From an optimization exercise on the open Yosys and OpenROAD flow, aimed at small area, a short achievable clock period and few clock cycles; shortcuts taken in it are not production practice.
RTL that was checked went through simulation tests only; none was proved equivalent to the original.
Not every run is shown, and edits may drop behaviour that the tests do not exercise.
Only the layout flow was run in run 2; the RTL was not checked for function there.

==> run_1/port_trees.png <==
Scale bar: 100 um.
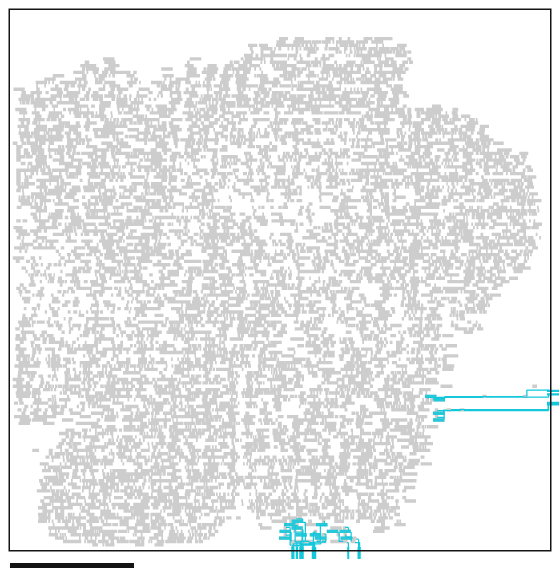
==> run_1/route_heat.png <==
Scale bar: 100 um. The die is cut into 22 by 22 equal tiles; dark purple is low, yellow is high, scaled to the fullest tile. Values are wire area over tile area, all layers added.
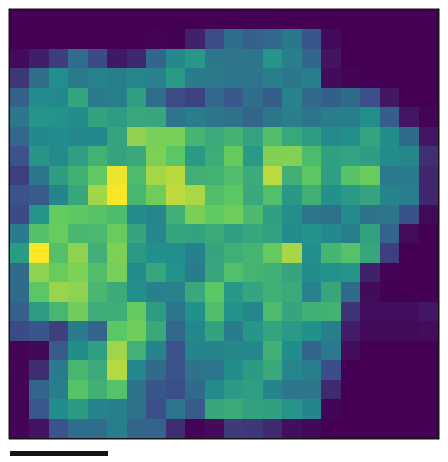
==> run_1/clock_wires.png <==
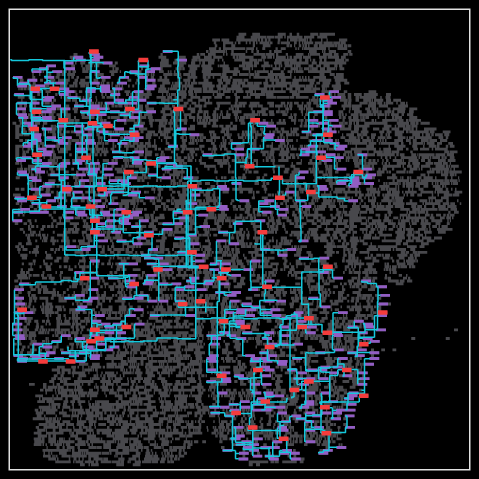
==> run_1/congestion_map.png <==
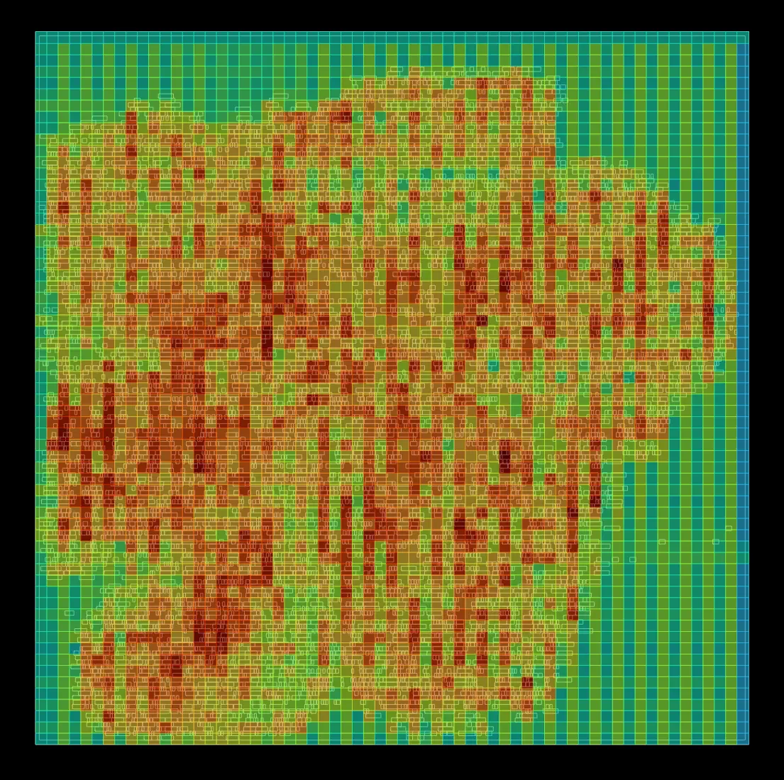
## flow/config.mk

```make
export PLATFORM = sky130hd
export DESIGN_NAME = milestone1
export DESIGN_NICKNAME = milestone1
export VERILOG_FILES = /design/flow/design.v
export SDC_FILE = /design/flow/constraint.sdc
export NUM_CORES = 4
export LEC_CHECK = 0
export CAP_MARGIN = 20
export CORE_MARGIN = 2
export CORE_UTILIZATION = 40
export SLEW_MARGIN = 20
```

## flow/constraint.sdc

```tcl
create_clock -name core_clock -period 12.0 [get_ports {CLOCK_50_I}]
set_input_delay 2.4000 -clock core_clock [delete_from_list [all_inputs] [get_ports {CLOCK_50_I}]]
set_output_delay 2.4000 -clock core_clock [all_outputs]
set_load 0.01 [all_outputs]
```

## flow/run.sh

```bash
#!/bin/bash
# synth_recipe.tcl (not shown) runs the flow's synth.tcl, then flattens the netlist and writes it again
# the make line also repeats each setting of config.mk as NAME=value (left out here)
make -C /OpenROAD-flow-scripts/flow DESIGN_CONFIG=/design/flow/config.mk WORK_HOME=/design/flow/orfs CLKGATE_MAP_FILE= SYNTH_SCRIPT=/design/flow/synth_recipe.tcl finish
```

## flow/design.v

```verilog
module milestone1 (
		input logic CLOCK_50_I,                    
		input logic resetn,                        
		input logic ena,                           
		output logic done,
		output logic [17:0] SRAM_address,
		output logic [15:0] SRAM_write_data,
		output logic SRAM_we_n,
		input  logic [15:0] SRAM_read_data
);
parameter [17:0] U_OFFSET = 18'd38400;
parameter [17:0] V_OFFSET = 18'd57600;
parameter [17:0] RGB_OFFSET = 18'd146944;
logic [17:0] even_pixel_counter;
logic [7:0] col_counter;
logic [17:0] write_address_counter;
logic [15:0] SRAM_Y;
logic [15:0] SRAM_U [1:0];
logic [15:0] SRAM_V [1:0];
logic [7:0] FIR_U [5:0];
logic [7:0] FIR_V [5:0];
logic [31:0] U_prime;
logic [31:0] V_prime;
logic [31:0] Y_CSC [1:0];
logic [31:0] red [1:0];
logic [31:0] green [1:0];
logic [31:0] blue [1:0];
logic [31:0] op1 [1:0];
logic [31:0] op2 [1:0];
logic [31:0] op3 [1:0];
logic [31:0] result1;
logic [31:0] result2;
logic [31:0] result3;
logic toggle; 
typedef enum logic [4:0] {
	S_IDLE,
	S_LI1,
	S_LI2, 
	S_LI3, 
	S_LI4, 
	S_LI5, 
	S_LI6, 
	S_LI7, 
	S_LI8, 
	S_LI9, 
	S_LI10, 
	S_LI11, 
	S_LI12, 
	S_LI13,
	S_LI14, 
	S_LI15,
	S_CC1, 
	S_CC2, 
	S_CC3, 
	S_CC4, 
	S_CC5, 
	S_CC6, 
	S_LO1,
	S_LO2, 
	S_LO3, 
	S_LO4, 
	S_LO5,
	S_LO6, 
	S_LO7, 
	S_LO8, 
	S_LO9,
	S_DONE
} state_type;
state_type state;
always_ff @ (posedge CLOCK_50_I or negedge resetn) begin
	if (~resetn) begin 
        state <= S_IDLE;                           
        even_pixel_counter <= 18'd0;                
		  col_counter <= 8'd0;
		  write_address_counter <= 18'd0;
        SRAM_address <= 18'd0;                      
        SRAM_write_data <= 16'd0;                   
        SRAM_we_n <= 1'b1;                          
        SRAM_Y <= 16'd0;
        SRAM_U[0] <= 16'd0;                        
        SRAM_U[1] <= 16'd0;                        
        SRAM_V[0] <= 16'd0;                        
        SRAM_V[1] <= 16'd0;                        
        FIR_U[0] <= 8'd0;
        FIR_U[1] <= 8'd0;
        FIR_U[2] <= 8'd0;
        FIR_U[3] <= 8'd0;
        FIR_U[4] <= 8'd0;
        FIR_U[5] <= 8'd0;
        FIR_V[0] <= 8'd0;
        FIR_V[1] <= 8'd0;
        FIR_V[2] <= 8'd0;
        FIR_V[3] <= 8'd0;
        FIR_V[4] <= 8'd0;
        FIR_V[5] <= 8'd0;
        U_prime <= 32'd0;
        V_prime <= 32'd0;
        Y_CSC[0] <= 32'd0;                         
        Y_CSC[1] <= 32'd0;                         
        red[0] <= 32'd0;                           
        red[1] <= 32'd0;                           
        green[0] <= 32'd0;                         
        green[1] <= 32'd0;                         
        blue[0] <= 32'd0;                          
        blue[1] <= 32'd0;                          
        op1[0] <= 32'd0;
        op1[1] <= 32'd0;
        op2[0] <= 32'd0;
        op2[1] <= 32'd0;
        op3[0] <= 32'd0;
        op3[1] <= 32'd0;
		  toggle <= 1'b0;
		  done <= 1'b0;
    end else begin
		SRAM_we_n <= 1'b1;  
		case(state) 
			S_IDLE: begin
				done <= 1'b0;
				state <= S_IDLE;
				if(ena == 1'b1) begin 
					state <= S_LI1;
				end
         end
			S_LI1: begin 
				state <= S_LI2;
				SRAM_address <= {1'b0, even_pixel_counter[17:1]};
				SRAM_we_n <= 1'b1;
			end
			S_LI2: begin 
				state <= S_LI3;
				SRAM_address <= {2'b00, even_pixel_counter[17:2]} + U_OFFSET;
				SRAM_we_n <= 1'b1;
			end
			S_LI3: begin 
				state <= S_LI4;
				SRAM_address <= {2'b00, even_pixel_counter[17:2]} + V_OFFSET;
				SRAM_we_n <= 1'b1;
			end
			S_LI4: begin
				state <= S_LI5;	
				SRAM_address <= {2'b00, even_pixel_counter[17:2]} + U_OFFSET + 18'd1;
				SRAM_we_n <= 1'b1;
				SRAM_Y <= SRAM_read_data;
			end
			S_LI5: begin 
				state <= S_LI6;
				SRAM_address <= {2'b00, even_pixel_counter[17:2]} + V_OFFSET + 18'd1;
				SRAM_we_n <= 1'b1;
				SRAM_U[0] <= SRAM_read_data;
			end
			S_LI6: begin
				state <= S_LI7;
				SRAM_V [0] <= SRAM_read_data;
			end
			S_LI7: begin 
				state <= S_LI8;
				SRAM_U [1] <= SRAM_read_data;
			end
			S_LI8: begin 
				state <= S_LI9;
				SRAM_V [1] <= SRAM_read_data;
			end
			S_LI9: begin
				state <= S_LI10;
				SRAM_address <= (even_pixel_counter + 18'd2) >> 1;
				SRAM_we_n <= 1'b1;
				FIR_U[0] <= SRAM_U[1][7:0];
				FIR_U[1] <= SRAM_U[1][15:8];
				FIR_U[2] <= SRAM_U[0][7:0];
				FIR_U[3] <= SRAM_U[0][15:8];
				FIR_U[4] <= SRAM_U[0][15:8];
				FIR_U[5] <= SRAM_U[0][15:8];
				FIR_V[0] <= SRAM_V[1][7:0];
				FIR_V[1] <= SRAM_V[1][15:8];
				FIR_V[2] <= SRAM_V[0][7:0];
				FIR_V[3] <= SRAM_V[0][15:8];
				FIR_V[4] <= SRAM_V[0][15:8];
				FIR_V[5] <= SRAM_V[0][15:8];
				op1[0] <= {{24{1'b0}}, SRAM_Y[15:8]} - 32'd16; 
				op1[1] <= 32'd76284;
			end
			S_LI10: begin 
				state <= S_LI11;
				if(toggle == 1'b0) begin 
					SRAM_address <= ((even_pixel_counter + 18'd8) >> 2) + U_OFFSET;
					SRAM_we_n <= 1'b1;
				end else begin 
					SRAM_address <= ((even_pixel_counter + 18'd2) >> 2) + U_OFFSET;
					SRAM_we_n <= 1'b1;
				end
				Y_CSC[0] <= result1; 
				op1[0] <= {{24{1'b0}}, SRAM_Y[7:0]} - 32'd16; 
				op1[1] <= 23'd76284;
				green[1] <= green[1] - result2; 
				op2[0] <= {{23{1'b0}}, {1'b0, FIR_U[0]} + {1'b0, FIR_U[5]}};  
				op2[1] <= 32'd21;
				op3[0] <= {{23{1'b0}}, {1'b0, FIR_V[0]} + {1'b0, FIR_V[5]}};  
				op3[1] <= 32'd21;
			end
			S_LI11: begin 
				state <= S_LI12;
				if(toggle == 1'b0) begin 
					SRAM_address <= ((even_pixel_counter + 18'd8) >> 2) + V_OFFSET;
					SRAM_we_n <= 1'b1;
				end else begin 
					SRAM_address <=  ((even_pixel_counter + 18'd2) >> 2) + V_OFFSET;
					SRAM_we_n <= 1'b1;
				end
				op1[0] <= {{24{1'b0}}, SRAM_V[0][15:8]} - 32'd128;
				op1[1] <= 32'd104595;
				Y_CSC[1] <= result1; 
				op2[0] <= {{23{1'b0}}, {1'b0, FIR_U[1]} + {1'b0, FIR_U[4]}};  
				op2[1] <= 32'd52;
				U_prime <= 32'd128 + result2;
				op3[0] <= {{23{1'b0}}, {1'b0, FIR_V[1]} + {1'b0, FIR_V[4]}};  
				op3[1] <= 32'd52;
				V_prime <= 32'd128 + result3;
			end
			S_LI12: begin 
				state <= S_LI13;
				SRAM_Y <= SRAM_read_data;
				op1[0] <= {{24{1'b0}}, {SRAM_U[0][15:8]}} - 32'd128;
				op1[1] <= 32'd25624;
				red[0] <= Y_CSC[0] + result1;
				op2[0] <= {{23{1'b0}}, {1'b0, FIR_U[2]} + {1'b0, FIR_U[3]}};  
				op2[1] <= 32'd159;
				U_prime <= U_prime - result2;
				op3[0] <= {{23{1'b0}}, {1'b0, FIR_V[2]} + {1'b0, FIR_V[3]}};  
				op3[1] <= 32'd159;
				V_prime <= V_prime - result3;
			end
			S_LI13: begin
				state <= S_LI14;
				if(toggle == 1'b0) begin 
					SRAM_U[1] <= SRAM_read_data;
				end else begin 
					SRAM_U[0] <= SRAM_read_data;
				end
				op1[0] <= {{24{1'b0}}, SRAM_V[0][15:8]} - 32'd128;
				op1[1] <= 32'd53281;
				op2[0] <= {{24{1'b0}}, SRAM_U[0][15:8]} - 32'd128;
				op2[1] <= 32'd132251;
				green[0] <= Y_CSC[0] - result1;
				U_prime <= U_prime + result2;
				V_prime <= V_prime + result3;
			end
			S_LI14: begin
				state <= S_LI15;
				if(toggle == 1'b0) begin 
					SRAM_V[1] <= SRAM_read_data;
				end else begin 
					SRAM_V[0] <= SRAM_read_data;
				end
				green[0] <= green[0] - result1;
				blue[0] <= Y_CSC[0] + result2;
				op1[0] <= {{8{V_prime[31]}}, V_prime[31:8]} - 32'd128;
				op1[1] <= 32'd104595;
				op2[0] <= {{8{U_prime[31]}}, U_prime[31:8]} - 32'd128;
				op2[1] <= 32'd25624;
				op3[0] <= {{8{U_prime[31]}}, U_prime[31:8]} - 32'd128;
				op3[1] <= 32'd132251;
				if(toggle == 1'b0) begin 
					SRAM_U[0] <= {SRAM_U[0][7:0], 8'b0};
					SRAM_V[0] <= {SRAM_V[0][7:0], 8'b0};
				end else begin 
					SRAM_U[1] <= {SRAM_U[1][7:0], 8'b0};
					SRAM_V[1] <= {SRAM_V[1][7:0], 8'b0};
				end
			end
			S_LI15: begin 
				state <= S_CC1;
				SRAM_address <= (even_pixel_counter + 18'd4) >> 1;
				SRAM_we_n <= 1'b1;
				op1[0] <= {{24{1'b0}}, SRAM_Y[15:8]} - 32'd16; 
				op1[1] <= 32'd76284;
				op2[0] <= {{8{V_prime[31]}}, V_prime[31:8]} - 32'd128;
				op2[1] <= 32'd53281;
				red[1] <= Y_CSC[1] +  result1;
				green [1] <= Y_CSC[1] - result2;
				blue[1] <= Y_CSC[1] + result3;
				FIR_U[0] <= SRAM_U[1][15:8];     
           	FIR_U[1] <= FIR_U[0];        
   			FIR_U[2] <= FIR_U[1];        
				FIR_U[3] <= FIR_U[2];        
				FIR_U[4] <= FIR_U[3];        
            FIR_U[5] <= FIR_U[4];        
				FIR_V[0] <= SRAM_V[1][15:8];     
            FIR_V[1] <= FIR_V[0];        
            FIR_V[2] <= FIR_V[1];        
            FIR_V[3] <= FIR_V[2];        
         	FIR_V[4] <= FIR_V[3];        
         	FIR_V[5] <= FIR_V[4];        
				toggle <= ~toggle;
				even_pixel_counter <= even_pixel_counter + 18'd2;
				col_counter <= col_counter + 8'd1;
			end
			S_CC1: begin 
				state <= S_CC2;
				if(toggle == 1'b0) begin 
					SRAM_address <= ((even_pixel_counter + 18'd8) >> 2) + U_OFFSET;
					SRAM_we_n <= 1'b1;
				end else begin 
					SRAM_address <= ((even_pixel_counter + 18'd2) >> 2) + U_OFFSET;
					SRAM_we_n <= 1'b1;
				end
				Y_CSC[0] <= result1;  
				op1[0] <= {{24{1'b0}}, SRAM_Y[7:0]} - 32'd16;  
				op1[1] <= 23'd76284;
				green[1] <= green[1] - result2;  
				op2[0] <= {{23{1'b0}}, {1'b0, FIR_U[0]} + {1'b0, FIR_U[5]}};  
				op2[1] <= 32'd21;
				op3[0] <= {{23{1'b0}}, {1'b0, FIR_V[0]} + {1'b0, FIR_V[5]}};  
				op3[1] <= 32'd21;
			end
			S_CC2: begin 
				state <= S_CC3;
				if(toggle == 1'b0) begin 
					SRAM_address <= ((even_pixel_counter + 18'd8) >> 2) + V_OFFSET;
					SRAM_we_n <= 1'b1;
				end else begin 
					SRAM_address <=  ((even_pixel_counter + 18'd2) >> 2) + V_OFFSET;
					SRAM_we_n <= 1'b1;
				end
				op1[0] <= {{24{1'b0}}, SRAM_V[0][15:8]} - 32'd128;
				op1[1] <= 32'd104595;
				Y_CSC[1] <= result1;  
				op2[0] <= {{23{1'b0}}, {1'b0, FIR_U[1]} + {1'b0, FIR_U[4]}};  
				op2[1] <= 32'd52;
				U_prime <= 32'd128 + result2;
				op3[0] <= {{23{1'b0}}, {1'b0, FIR_V[1]} + {1'b0, FIR_V[4]}};  
				op3[1] <= 32'd52;
				V_prime <= 32'd128 + result3;
			end
			S_CC3: begin 
				state <= S_CC4;
				SRAM_address <= write_address_counter + RGB_OFFSET;
				SRAM_write_data <= { 
					 (red[0][31] == 1) ? 8'd0 :             
					 (red[0][31:24] != 8'd0) ? 8'd255 :     
					  red[0][23:16],                        
					 (green[0][31] == 1) ? 8'd0 :              
					 (green[0][31:24] != 8'd0) ? 8'd255 :      
					  green[0][23:16]                          
				};
				SRAM_we_n <= 1'b0;
				SRAM_Y <= SRAM_read_data;
				op1[0] <= {{24{1'b0}}, {SRAM_U[0][15:8]}} - 32'd128;
				op1[1] <= 32'd25624;
				red[0] <= Y_CSC[0] + result1;
				op2[0] <= {{23{1'b0}}, {1'b0, FIR_U[2]} + {1'b0, FIR_U[3]}};  
				op2[1] <= 32'd159;
				U_prime <= U_prime - result2;
				op3[0] <= {{23{1'b0}}, {1'b0, FIR_V[2]} + {1'b0, FIR_V[3]}};  
				op3[1] <= 32'd159;
				V_prime <= V_prime - result3;
			end
			S_CC4: begin
				state <= S_CC5;
				SRAM_address <= write_address_counter + RGB_OFFSET + 18'd1;
				SRAM_write_data <= { 
					 (blue[0][31] == 1) ? 8'd0 :            
					 (blue[0][31:24] != 8'd0) ? 8'd255 :    
					  blue[0][23:16],                       
					 (red[1][31] == 1) ? 8'd0 :             
					 (red[1][31:24] != 8'd0) ? 8'd255 :     
					  red[1][23:16]                         
				};
				SRAM_we_n <= 1'b0;
				if(toggle == 1'b0) begin 
					SRAM_U[1] <= SRAM_read_data;
				end else begin 
					SRAM_U[0] <= SRAM_read_data;
				end
				op1[0] <= {{24{1'b0}}, SRAM_V[0][15:8]} - 32'd128;
				op1[1] <= 32'd53281;
				op2[0] <= {{24{1'b0}}, SRAM_U[0][15:8]} - 32'd128;
				op2[1] <= 32'd132251;
				green[0] <= Y_CSC[0] - result1;
				U_prime <= U_prime + result2;
				V_prime <= V_prime + result3;
			end
			S_CC5: begin
				state <= S_CC6;
				SRAM_address <= write_address_counter + RGB_OFFSET + 18'd2;
				SRAM_write_data <= { 
					(green[1][31] == 1) ? 8'd0 :            
					(green[1][31:24] != 8'b0) ? 8'd255 :    
					 green[1][23:16],                       
					(blue[1][31] == 1) ? 8'd0 :             
					(blue[1][31:24] != 8'b0) ? 8'd255 :     
					 blue[1][23:16]                         
				};
				SRAM_we_n <= 1'b0;
				if(toggle == 1'b0) begin 
					SRAM_V[1] <= SRAM_read_data;
				end else begin 
					SRAM_V[0] <= SRAM_read_data;
				end
				green[0] <= green[0] - result1;
				blue[0] <= Y_CSC[0] + result2;
				op1[0] <= {{8{V_prime[31]}}, V_prime[31:8]} - 32'd128;
				op1[1] <= 32'd104595;
				op2[0] <= {{8{U_prime[31]}}, U_prime[31:8]} - 32'd128;
				op2[1] <= 32'd25624;
				op3[0] <= {{8{U_prime[31]}}, U_prime[31:8]} - 32'd128;
				op3[1] <= 32'd132251;
				if(toggle == 1'b0) begin 
					SRAM_U[0] <= {SRAM_U[0][7:0], 8'b0};
					SRAM_V[0] <= {SRAM_V[0][7:0], 8'b0};
				end else begin 
					SRAM_U[1] <= {SRAM_U[1][7:0], 8'b0};
					SRAM_V[1] <= {SRAM_V[1][7:0], 8'b0};
				end
			end
			S_CC6: begin 
				state <= S_CC1;
				col_counter <= col_counter + 8'd1;
				SRAM_address <= (even_pixel_counter + 18'd4) >> 1;
				SRAM_we_n <= 1'b1;
				op1[0] <= {{24{1'b0}}, SRAM_Y[15:8]} - 32'd16; 
				op1[1] <= 32'd76284;
				op2[0] <= {{8{V_prime[31]}}, V_prime[31:8]} - 32'd128;
				op2[1] <= 32'd53281;
				red[1] <= Y_CSC[1] +  result1;
				green [1] <= Y_CSC[1] - result2;
				blue[1] <= Y_CSC[1] + result3;
				FIR_U[0] <= SRAM_U[1][15:8];     
           	FIR_U[1] <= FIR_U[0];        
   			FIR_U[2] <= FIR_U[1];        
				FIR_U[3] <= FIR_U[2];        
				FIR_U[4] <= FIR_U[3];        
            FIR_U[5] <= FIR_U[4];        
				FIR_V[0] <= SRAM_V[1][15:8];     
            FIR_V[1] <= FIR_V[0];        
            FIR_V[2] <= FIR_V[1];        
            FIR_V[3] <= FIR_V[2];        
         	FIR_V[4] <= FIR_V[3];        
         	FIR_V[5] <= FIR_V[4];        
				toggle <= ~toggle;
				write_address_counter <= write_address_counter + 18'd3;
				if(col_counter == 8'd155) begin 
					state <= S_LO1; 
				end
				if(even_pixel_counter == 74240) begin 
					state <= S_DONE;
				end else begin
					even_pixel_counter <= even_pixel_counter + 18'd2;
				end
			end
			S_LO1: begin 
				state <= S_LO2;
				if(toggle == 1'b0) begin 
					SRAM_address <= ((even_pixel_counter + 18'd8) >> 2) + U_OFFSET;
					SRAM_we_n <= 1'b1;
				end else begin 
					SRAM_address <= ((even_pixel_counter + 18'd2) >> 2) + U_OFFSET;
					SRAM_we_n <= 1'b1;
				end
				Y_CSC[0] <= result1;  
				op1[0] <= {{24{1'b0}}, SRAM_Y[7:0]} - 32'd16;  
				op1[1] <= 23'd76284;
				green[1] <= green[1] - result2;  
				op2[0] <= {{23{1'b0}}, {1'b0, FIR_U[0]} + {1'b0, FIR_U[5]}};  
				op2[1] <= 32'd21;
				op3[0] <= {{23{1'b0}}, {1'b0, FIR_V[0]} + {1'b0, FIR_V[5]}};  
				op3[1] <= 32'd21;
			end
			S_LO2: begin 
				state <= S_LO3;
				if(toggle == 1'b0) begin 
					SRAM_address <= ((even_pixel_counter + 18'd8) >> 2) + V_OFFSET;
					SRAM_we_n <= 1'b1;
				end else begin 
					SRAM_address <=  ((even_pixel_counter + 18'd2) >> 2) + V_OFFSET;
					SRAM_we_n <= 1'b1;
				end
				op1[0] <= {{24{1'b0}}, SRAM_V[0][15:8]} - 32'd128;
				op1[1] <= 32'd104595;
				Y_CSC[1] <= result1;  
				op2[0] <= {{23{1'b0}}, {1'b0, FIR_U[1]} + {1'b0, FIR_U[4]}};  
				op2[1] <= 32'd52;
				U_prime <= 32'd128 + result2;
				op3[0] <= {{23{1'b0}}, {1'b0, FIR_V[1]} + {1'b0, FIR_V[4]}};  
				op3[1] <= 32'd52;
				V_prime <= 32'd128 + result3;
			end
			S_LO3: begin 
				state <= S_LO4;
				SRAM_address <= write_address_counter + RGB_OFFSET;
				SRAM_write_data <= { 
					 (red[0][31] == 1) ? 8'd0 :             
					 (red[0][31:24] != 8'd0) ? 8'd255 :     
					  red[0][23:16],                        
					 (green[0][31] == 1) ? 8'd0 :              
					 (green[0][31:24] != 8'd0) ? 8'd255 :      
					  green[0][23:16]                          
				};
				SRAM_we_n <= 1'b0;
				SRAM_Y <= SRAM_read_data;
				op1[0] <= {{24{1'b0}}, {SRAM_U[0][15:8]}} - 32'd128;
				op1[1] <= 32'd25624;
				red[0] <= Y_CSC[0] + result1;
				op2[0] <= {{23{1'b0}}, {1'b0, FIR_U[2]} + {1'b0, FIR_U[3]}};  
				op2[1] <= 32'd159;
				U_prime <= U_prime - result2;
				op3[0] <= {{23{1'b0}}, {1'b0, FIR_V[2]} + {1'b0, FIR_V[3]}};  
				op3[1] <= 32'd159;
				V_prime <= V_prime - result3;
			end
			S_LO4: begin
				state <= S_LO5;
				SRAM_address <= write_address_counter + RGB_OFFSET + 18'd1;
				SRAM_write_data <= { 
					 (blue[0][31] == 1) ? 8'd0 :            
					 (blue[0][31:24] != 8'd0) ? 8'd255 :    
					  blue[0][23:16],                       
					 (red[1][31] == 1) ? 8'd0 :             
					 (red[1][31:24] != 8'd0) ? 8'd255 :     
					  red[1][23:16]                         
				};
				SRAM_we_n <= 1'b0;
				if(toggle == 1'b0) begin 
					SRAM_U[1] <= SRAM_read_data;
				end else begin 
					SRAM_U[0] <= SRAM_read_data;
				end
				op1[0] <= {{24{1'b0}}, SRAM_V[0][15:8]} - 32'd128;
				op1[1] <= 32'd53281;
				op2[0] <= {{24{1'b0}}, SRAM_U[0][15:8]} - 32'd128;
				op2[1] <= 32'd132251;
				green[0] <= Y_CSC[0] - result1;
				U_prime <= U_prime + result2;
				V_prime <= V_prime + result3;
			end
			S_LO5: begin
				state <= S_LO6;
				SRAM_address <= write_address_counter + RGB_OFFSET + 18'd2;
				SRAM_write_data <= { 
					(green[1][31] == 1) ? 8'd0 :            
					(green[1][31:24] != 8'b0) ? 8'd255 :    
					 green[1][23:16],                       
					(blue[1][31] == 1) ? 8'd0 :             
					(blue[1][31:24] != 8'b0) ? 8'd255 :     
					 blue[1][23:16]                         
				};
				SRAM_we_n <= 1'b0;
				if(toggle == 1'b0) begin 
					SRAM_V[1] <= SRAM_read_data;
				end else begin 
					SRAM_V[0] <= SRAM_read_data;
				end
				green[0] <= green[0] - result1;
				blue[0] <= Y_CSC[0] + result2;
				op1[0] <= {{8{V_prime[31]}}, V_prime[31:8]} - 32'd128;
				op1[1] <= 32'd104595;
				op2[0] <= {{8{U_prime[31]}}, U_prime[31:8]} - 32'd128;
				op2[1] <= 32'd25624;
				op3[0] <= {{8{U_prime[31]}}, U_prime[31:8]} - 32'd128;
				op3[1] <= 32'd132251;
				if(toggle == 1'b0) begin 
					SRAM_U[0] <= {SRAM_U[0][7:0], 8'b0};
					SRAM_V[0] <= {SRAM_V[0][7:0], 8'b0};
				end else begin 
					SRAM_U[1] <= {SRAM_U[1][7:0], 8'b0};
					SRAM_V[1] <= {SRAM_V[1][7:0], 8'b0};
				end
			end
			S_LO6: begin 
				state <= S_LO1;
				SRAM_address <= (even_pixel_counter + 18'd4) >> 1;
				SRAM_we_n <= 1'b1;
				op1[0] <= {{24{1'b0}}, SRAM_Y[15:8]} - 32'd16; 
				op1[1] <= 32'd76284;
				op2[0] <= {{8{V_prime[31]}}, V_prime[31:8]} - 32'd128;
				op2[1] <= 32'd53281;
				red[1] <= Y_CSC[1] +  result1;
				green [1] <= Y_CSC[1] - result2;
				blue[1] <= Y_CSC[1] + result3;
				FIR_U[0] <= FIR_U[0];        
           	FIR_U[1] <= FIR_U[0];        
   			FIR_U[2] <= FIR_U[1];        
				FIR_U[3] <= FIR_U[2];        
				FIR_U[4] <= FIR_U[3];        
            FIR_U[5] <= FIR_U[4];        
				FIR_V[0] <= FIR_V[0];     
            FIR_V[1] <= FIR_V[0];        
            FIR_V[2] <= FIR_V[1];        
            FIR_V[3] <= FIR_V[2];        
         	FIR_V[4] <= FIR_V[3];        
         	FIR_V[5] <= FIR_V[4];        
				toggle <= ~toggle;
				write_address_counter <= write_address_counter + 18'd3;
				if(col_counter == 8'd159) begin 
					state <= S_LO7;
					col_counter <= 8'd0;
				end else begin 
					col_counter <= col_counter + 8'd1;
				end
				if(even_pixel_counter < 18'd76798) begin 
					even_pixel_counter <= even_pixel_counter + 18'd2;
				end
			end
			S_LO7: begin 
				state  <= S_LO8;
				SRAM_address <= write_address_counter + RGB_OFFSET;
				SRAM_write_data <= { 
					 (red[0][31] == 1) ? 8'd0 :             
					 (red[0][31:24] != 8'd0) ? 8'd255 :     
					  red[0][23:16],                        
					 (green[0][31] == 1) ? 8'd0 :              
					 (green[0][31:24] != 8'd0) ? 8'd255 :      
					  green[0][23:16]                          
				};
				SRAM_we_n <= 1'b0;
				green [1] <= green[1] - result2;
			end
			S_LO8: begin 
				state  <= S_LO9;
				SRAM_address <= write_address_counter + RGB_OFFSET + 18'd1;
				SRAM_write_data <= { 
					 (blue[0][31] == 1) ? 8'd0 :            
					 (blue[0][31:24] != 8'd0) ? 8'd255 :    
					  blue[0][23:16],                       
					 (red[1][31] == 1) ? 8'd0 :             
					 (red[1][31:24] != 8'd0) ? 8'd255 :     
					  red[1][23:16]                         
				};
				SRAM_we_n <= 1'b0;
			end
			S_LO9: begin 
				state  <= S_LI1;
				write_address_counter <= write_address_counter + 18'd3;
				SRAM_address <= write_address_counter + RGB_OFFSET + 18'd2;
				SRAM_write_data <= { 
					(green[1][31] == 1) ? 8'd0 :            
					(green[1][31:24] != 8'b0) ? 8'd255 :    
					 green[1][23:16],                       
					(blue[1][31] == 1) ? 8'd0 :             
					(blue[1][31:24] != 8'b0) ? 8'd255 :     
					 blue[1][23:16]                         
				};
				SRAM_we_n <= 1'b0;
				if(even_pixel_counter == 18'd76798) begin 
					state <= S_DONE;
				end
			end
			S_DONE: begin 
				done <= 1'b1;
				if(ena == 1'b0) begin 
					state <= S_IDLE;
				end
			end
		endcase 
	end
end
logic [63:0] temp_result1;
logic [63:0] temp_result2;
logic [63:0] temp_result3;
always_comb begin
	temp_result1 = 64'd0;
	temp_result2 = 64'd0;
	temp_result3 = 64'd0;
	result1 = 32'd0;	
	result2 = 32'd0;	
	result3 = 32'd0;	
	if (~resetn) begin 
      result1 = 32'd0;
      result2 = 32'd0;
      result3 = 32'd0;
   end else if (state != S_IDLE) begin 
      temp_result1 = op1[0] * op1[1];
      temp_result2 = op2[0] * op2[1];
      temp_result3 = op3[0] * op3[1];
      result1 = temp_result1[31:0];
      result2 = temp_result2[31:0];
      result3 = temp_result3[31:0];
   end
end
endmodule
```

==> results by group, run 1 <==
Global routing
  – Vias in the first global route: 61359
  – First-pass GRT wire length: 372 mm
  – Initial antenna violation count: 12

CTS
  – Root Driver: clkbuf_16
  – CTS max path bufs: 3
  – Clock latency on the worst-skew pair: 710 ps
  – Hold buffers post-CTS: 0
  – CTS tree: done

Timing
  – RSZ-0062 raised after global routing: no
  – Fin. max-slew vios: 0
  – Fin. Hold Viols: 0

Synthesis
  – Asr flop ratio synth: 100%
  – Synth warn: 12
  – Post-synth EDFFs: 0
  – Post-Synthesis Cell Area: 74300 um^2
  – Mean post-synth cell area: 8.73 um^2
  – Post-synthesis sequential area ratio: 20.8%
  – Post-Syn Instances: 8514

Finish
  – NumNets Final: 9923
  – Non-filler instance count after layout: 10930
  – Design Area, Final: 80500 um^2

Die
  – Full die area: 189000 um^2
  – # IOs: 55
  – Core Box Area: 185000 um^2
  – Initial Utilization: 40.2%

Run
  – Max cap viols: 0

Worst setup path
  – Flop2flop setup slack: 1480 ps
  – Worst r2r path cells: 38
  – Worst Path Class, Setup: register to register
  – Worst path max stage delay: 850 ps
  – Top delay family on crit path: adder cells
  – Setup crit start kind: register
  – CP endpoint kind: register
  – Max FO, Critical Path: 27
  – CP Data Arrival Time: 11110 ps

Min path
  – Hold Path Depth: 2
  – Min-Delay Startpoint: blue[0][18]
  – HP Class: register to register

Routing
  – Total wire length: 240 mm
  – Post-route DRC: 0
  – Initial DRC count: 5143
  – Initial DRT Pass Iterations: 6
  – Wire length per cell: 22.0 um

Place
  – Port Buffers: 54
  – Area after DPL: 77600 um^2
  – HPWL Detailed: 191 mm

Outcome
  – Status: timing/DRC/antenna clean
Testbench counts for the RTL of run 1, summed over its fixed seeds: cycles 933,132.
-- port_trees.png (at the start) --
- cyan: SRAM_write_data (bits 16; direction output; edge 12 bottom, 4 right; end cells 16; buffers 16; wire 731 um)

-- route_heat.png (at the start) --
- emptiest ninth of the die: lower right
- fullest tile: 0.53
- mean over tiles: 0.21

-- clock_wires.png (at the start) --
- red: clock-net drivers (count 77)
- cyan: clock wires (length 10300 um)
- purple: flip-flops (count 618)
- flops lie: spread over the die

-- congestion_map.png (at the start) --
final core occ: 43.5%
GR peak layer: met2
GR Util met1: 34.1%

==> run 1: cell usage after synthesis, types with 145 or more instances <==
cell type	count	area, um^2
a21oi_1	368	1840
dfrtp_1	617	15400
nand2_1	1050	3940
inv_1	1040	3900
and2_1	428	2680
fa_1	677	13600
clkbuf_1	307	1150
nor2_1	467	1750
xnor2_1	353	3090
ha_1	842	10500
a21o_1	145	1090
nand3_1	150	751
o21ai_0	462	2310
xor2_1	175	1530
==> run 1: tightest hold or removal path, cell delays in order, from the launching register on <==
cell	delay [ps]
dfrtp_1	340
nand2_1	50
nand2_1	50
==> run 1: cell type report <==
cell class	count	share of cell area (%)
sequential	618	19.2
timing repair buffer	157	1.72
clock inverter	31	0.714
clock buffer	107	2.76
multi-input combinational	6486	66.8
inverter	1045	4.88
antenna	6	0.0187
tap	2480	3.86
==> run 1: path summary, 6_finish.rpt <==
check	end
min reg2reg	blue[0][18]
min	blue[0][18]
max in group asynchronous	Y_CSC[1][30]
max reg2reg	V_prime[31]
max	V_prime[31]
min in group asynchronous	op1[1][14]
==> run 1: metal layers <==
layer | part of all wire (%) | vias up | routed length (um) | global-route usage (%)
met5 | 0.029 | - | 69 | 0
met1 | 44 | 30265 | 105000 | 34.1
met2 | 46 | 1976 | 111000 | 40.7
li1 | - | 28424 | - | -
met3 | 6.1 | 395 | 14800 | 3.66
met4 | 3.8 | 10 | 9180 | 8.90
==> run 1: flip-flops by register name, summed over array words and instances, names as in the netlist <==
signal	cells
FIR_U	48
FIR_V	48
SRAM_U	32
SRAM_V	32
SRAM_Y	16
SRAM_address	18
SRAM_we_n	1
SRAM_write_data	16
U_prime	32
V_prime	32
Y_CSC	64
blue	32
col_counter	8
done	1
even_pixel_counter	17
green	64
op1	34
op2	36
op3	31
red	32
state	5
toggle	1
write_address_counter	18
==> run 1: cells by family (layout without fill, tap and decap cells) <==
family          count (synthesis)  after routing  synth area share [%]
compound gates               1751           1751                  15.5
xor+xnor                      528            528                  6.22
fa+ha+maj                    1519           1519                  32.4
buf+inv                      1410           1340                  7.17
flops                         618            618                  20.8
mux                            88             88                  1.30
other cells                     0              6                     0
simple gates                 2600           2600                  16.7
--- run 2: outline of the changes from run 1 ---
flow/design.v: 679 -> 1497 lines; modules unchanged: 0
  milestone1: edited, 679 -> 1497 lines
==> run_2/sizing.png <==
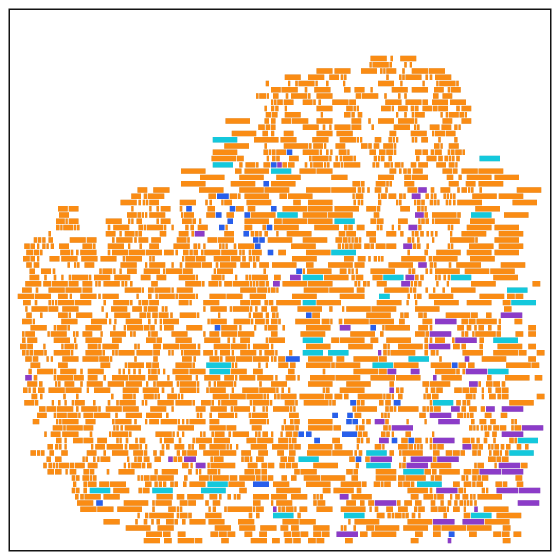
- cyan: x6 and larger (cells 39)
- orange: x1 and smaller (cells 1955)
- purple: x2 (cells 61)
- blue: x3 and x4 (cells 39)

==> run_2/ff_map.png <==
Other sequential cells in the stronger gray, the rest of the logic in the fainter gray.
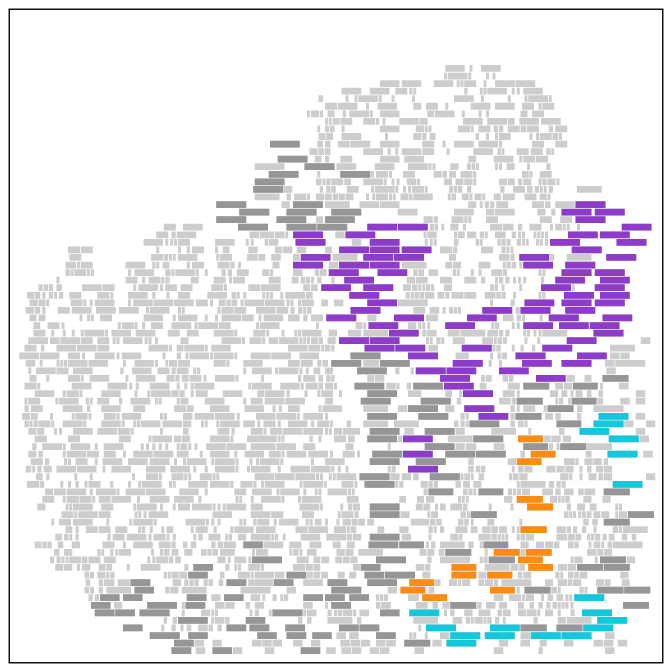
- cyan: SRAM_address (flops 18)
- orange: waddr (flops 17; where lower right)
- purple: sr (flops 88)
- not colored: 129
register area: 6960 um^2
final core occ: 45.3%

==> results by group, run 2 <==
Outcome
  – Status: timing/DRC/antenna clean

Die
  – Initial Utilization: 40.5%
  – Core Box Area: 52600 um^2

Place
  – Area after DPL: 22700 um^2
  – HPWL Detailed: 40.3 mm
  – Port Buffers: 54

Global routing
  – Vias in the first global route: 14498
  – First-pass GRT wire length: 79.5 mm

Synthesis
  – Synth cell count leaders: inv_1 (422), fa_1 (234), ha_1 (211), edfxtp_1 (164), nand2_1 (145)
  – Asr flop ratio synth: 19.0%
  – Post-Synthesis Cell Area: 21300 um^2
  – Post-synth EDFFs: 164
  – Area share of the largest cell type after synthesis: 23.2%
  – Post-synthesis sequential area ratio: 32.7%
  – Top-count cell post-synth: inv_1
  – Top post-synthesis cells by area: edfxtp_1 (23%), fa_1 (22%), ha_1 (12%), inv_1 (7.5%), dfxtp_1 (3.8%)
  – Synth warn: 2

Worst setup path
  – Worst path max stage delay: 1100 ps
  – CP Data Arrival Time: 8740 ps
  – Reg2reg end: vreg[6]
  – Worst r2r path cells: 31
  – Worst Path Class, Setup: register to register
  – CP endpoint kind: register
  – CP Capture Point: vreg[6]
  – Max FO, Critical Path: 38
  – Setup crit start kind: register
  – Flop2flop setup slack: 3570 ps

Finish
  – Biggest register: sr
  – Top flop regs: sr x88, SRAM_address x18, waddr x17
  – Ant. Diodes: 0
  – NumNets Final: 2536

Routing
  – Wire length per cell: 18.1 um
  – Post-route DRC: 0
  – Initial DRT Pass Iterations: 5
  – Total wire length: 50.3 mm

Run
  – Max cap viols: 0

Min path
  – HP Class: register to register

Timing
  – RSZ-0062 raised after global routing: no
  – Fin. Hold Viols: 0
  – Fin. max-slew vios: 0

CTS
  – CTS max path bufs: 3
run 2: per-layer routing:
| metal | vias up | wire length [um] | share of wire (%) | track usage [%] |
|---|---|---|---|---|
| met4 | 0 | 1400 | 2.8 | 5.27 |
| met1 | 6998 | 23100 | 46 | 26.4 |
| met3 | 83 | 2460 | 4.9 | 2.54 |
| li1 | 6681 | - | - | - |
| met2 | 329 | 23400 | 47 | 30.5 |
| met5 | - | 0 | 0 | 0 |
run 2: final cells by class:
| class | count | area, um^2 | area share [%] |
|---|---|---|---|
| clock inverters | 21 | 345 | 1.45 |
| inverters | 422 | 1580 | 6.65 |
| multi-input cells | 1283 | 12600 | 52.8 |
| clock buffers | 31 | 722 | 3.03 |
| well taps | 688 | 861 | 3.62 |
| repair buffers | 85 | 768 | 3.23 |
| flip-flops and latches | 252 | 6960 | 29.2 |
run 2: worst min-delay path by stage:
| stage | startpoint | to | slack (ps) | cells past startpoint |
|---|---|---|---|---|
| 6_report | sr[9][1] | sr[10][1] | 390 | 0 |
| 5_1_grt | sr[9][1] | sr[10][1] | 400 | 0 |
| 4_1_cts | sr[9][1] | sr[10][1] | 380 | 0 |
| 3_5_place_dp | sr[9][1] | sr[10][1] | 400 | 0 |
| 3_3_place_gp | sr[9][0] | sr[10][0] | 400 | 0 |
| 2_1_floorplan | sr[9][0] | sr[10][0] | 400 | 0 |
run 2: cells by family after synthesis:
kind of cell / Yosys count / share of synthesized area, %
XOR/XNOR: 98 / 4.04
buffers and inverters: 467 / 8.26
AO/OA/AOI/OAI: 294 / 8.58
flip-flops: 252 / 32.7
AND/OR/NAND/NOR: 366 / 8.04
multiplexers: 79 / 3.84
adder cells (fa/ha/maj): 446 / 34.5
run 2: worst max-delay path, delay by kind of cell (launching register included):
kind	cells	cell delay [ps]
compound gates	9	1380
xor+xnor	3	450
fa+ha+maj	7	2430
buf+inv	2	190
flops	1	1100
mux	1	270
simple gates	9	2340

re-timing with driven ports:
Ports are ideal in the flow. The routed layouts listed here were re-timed in OpenROAD. Step 1: set_driving_cell puts a clkbuf_16 on CLOCK_50_I and a buf_2 on each other input, an assumption about the parent block. Step 2 also shifts input and output timing later by t, the mid clock arrival at the registers, as if the neighbouring blocks saw the same clock. Slacks: ideal / step 1 / step 2; pairs: ideal / step 1.
| run | shift t [ns] | setup slack, ns | hold slack, ns |
|---|---|---|---|
| run 1 | 0.762 | 1.478 / 1.478 / 1.478 | 0.467 / 0.467 / 0.467 |
| run 2 | 0.617 | 3.566 / 3.566 / 3.566 | 0.392 / 0.392 / 0.392 |
After both steps every run listed still meets setup and hold.
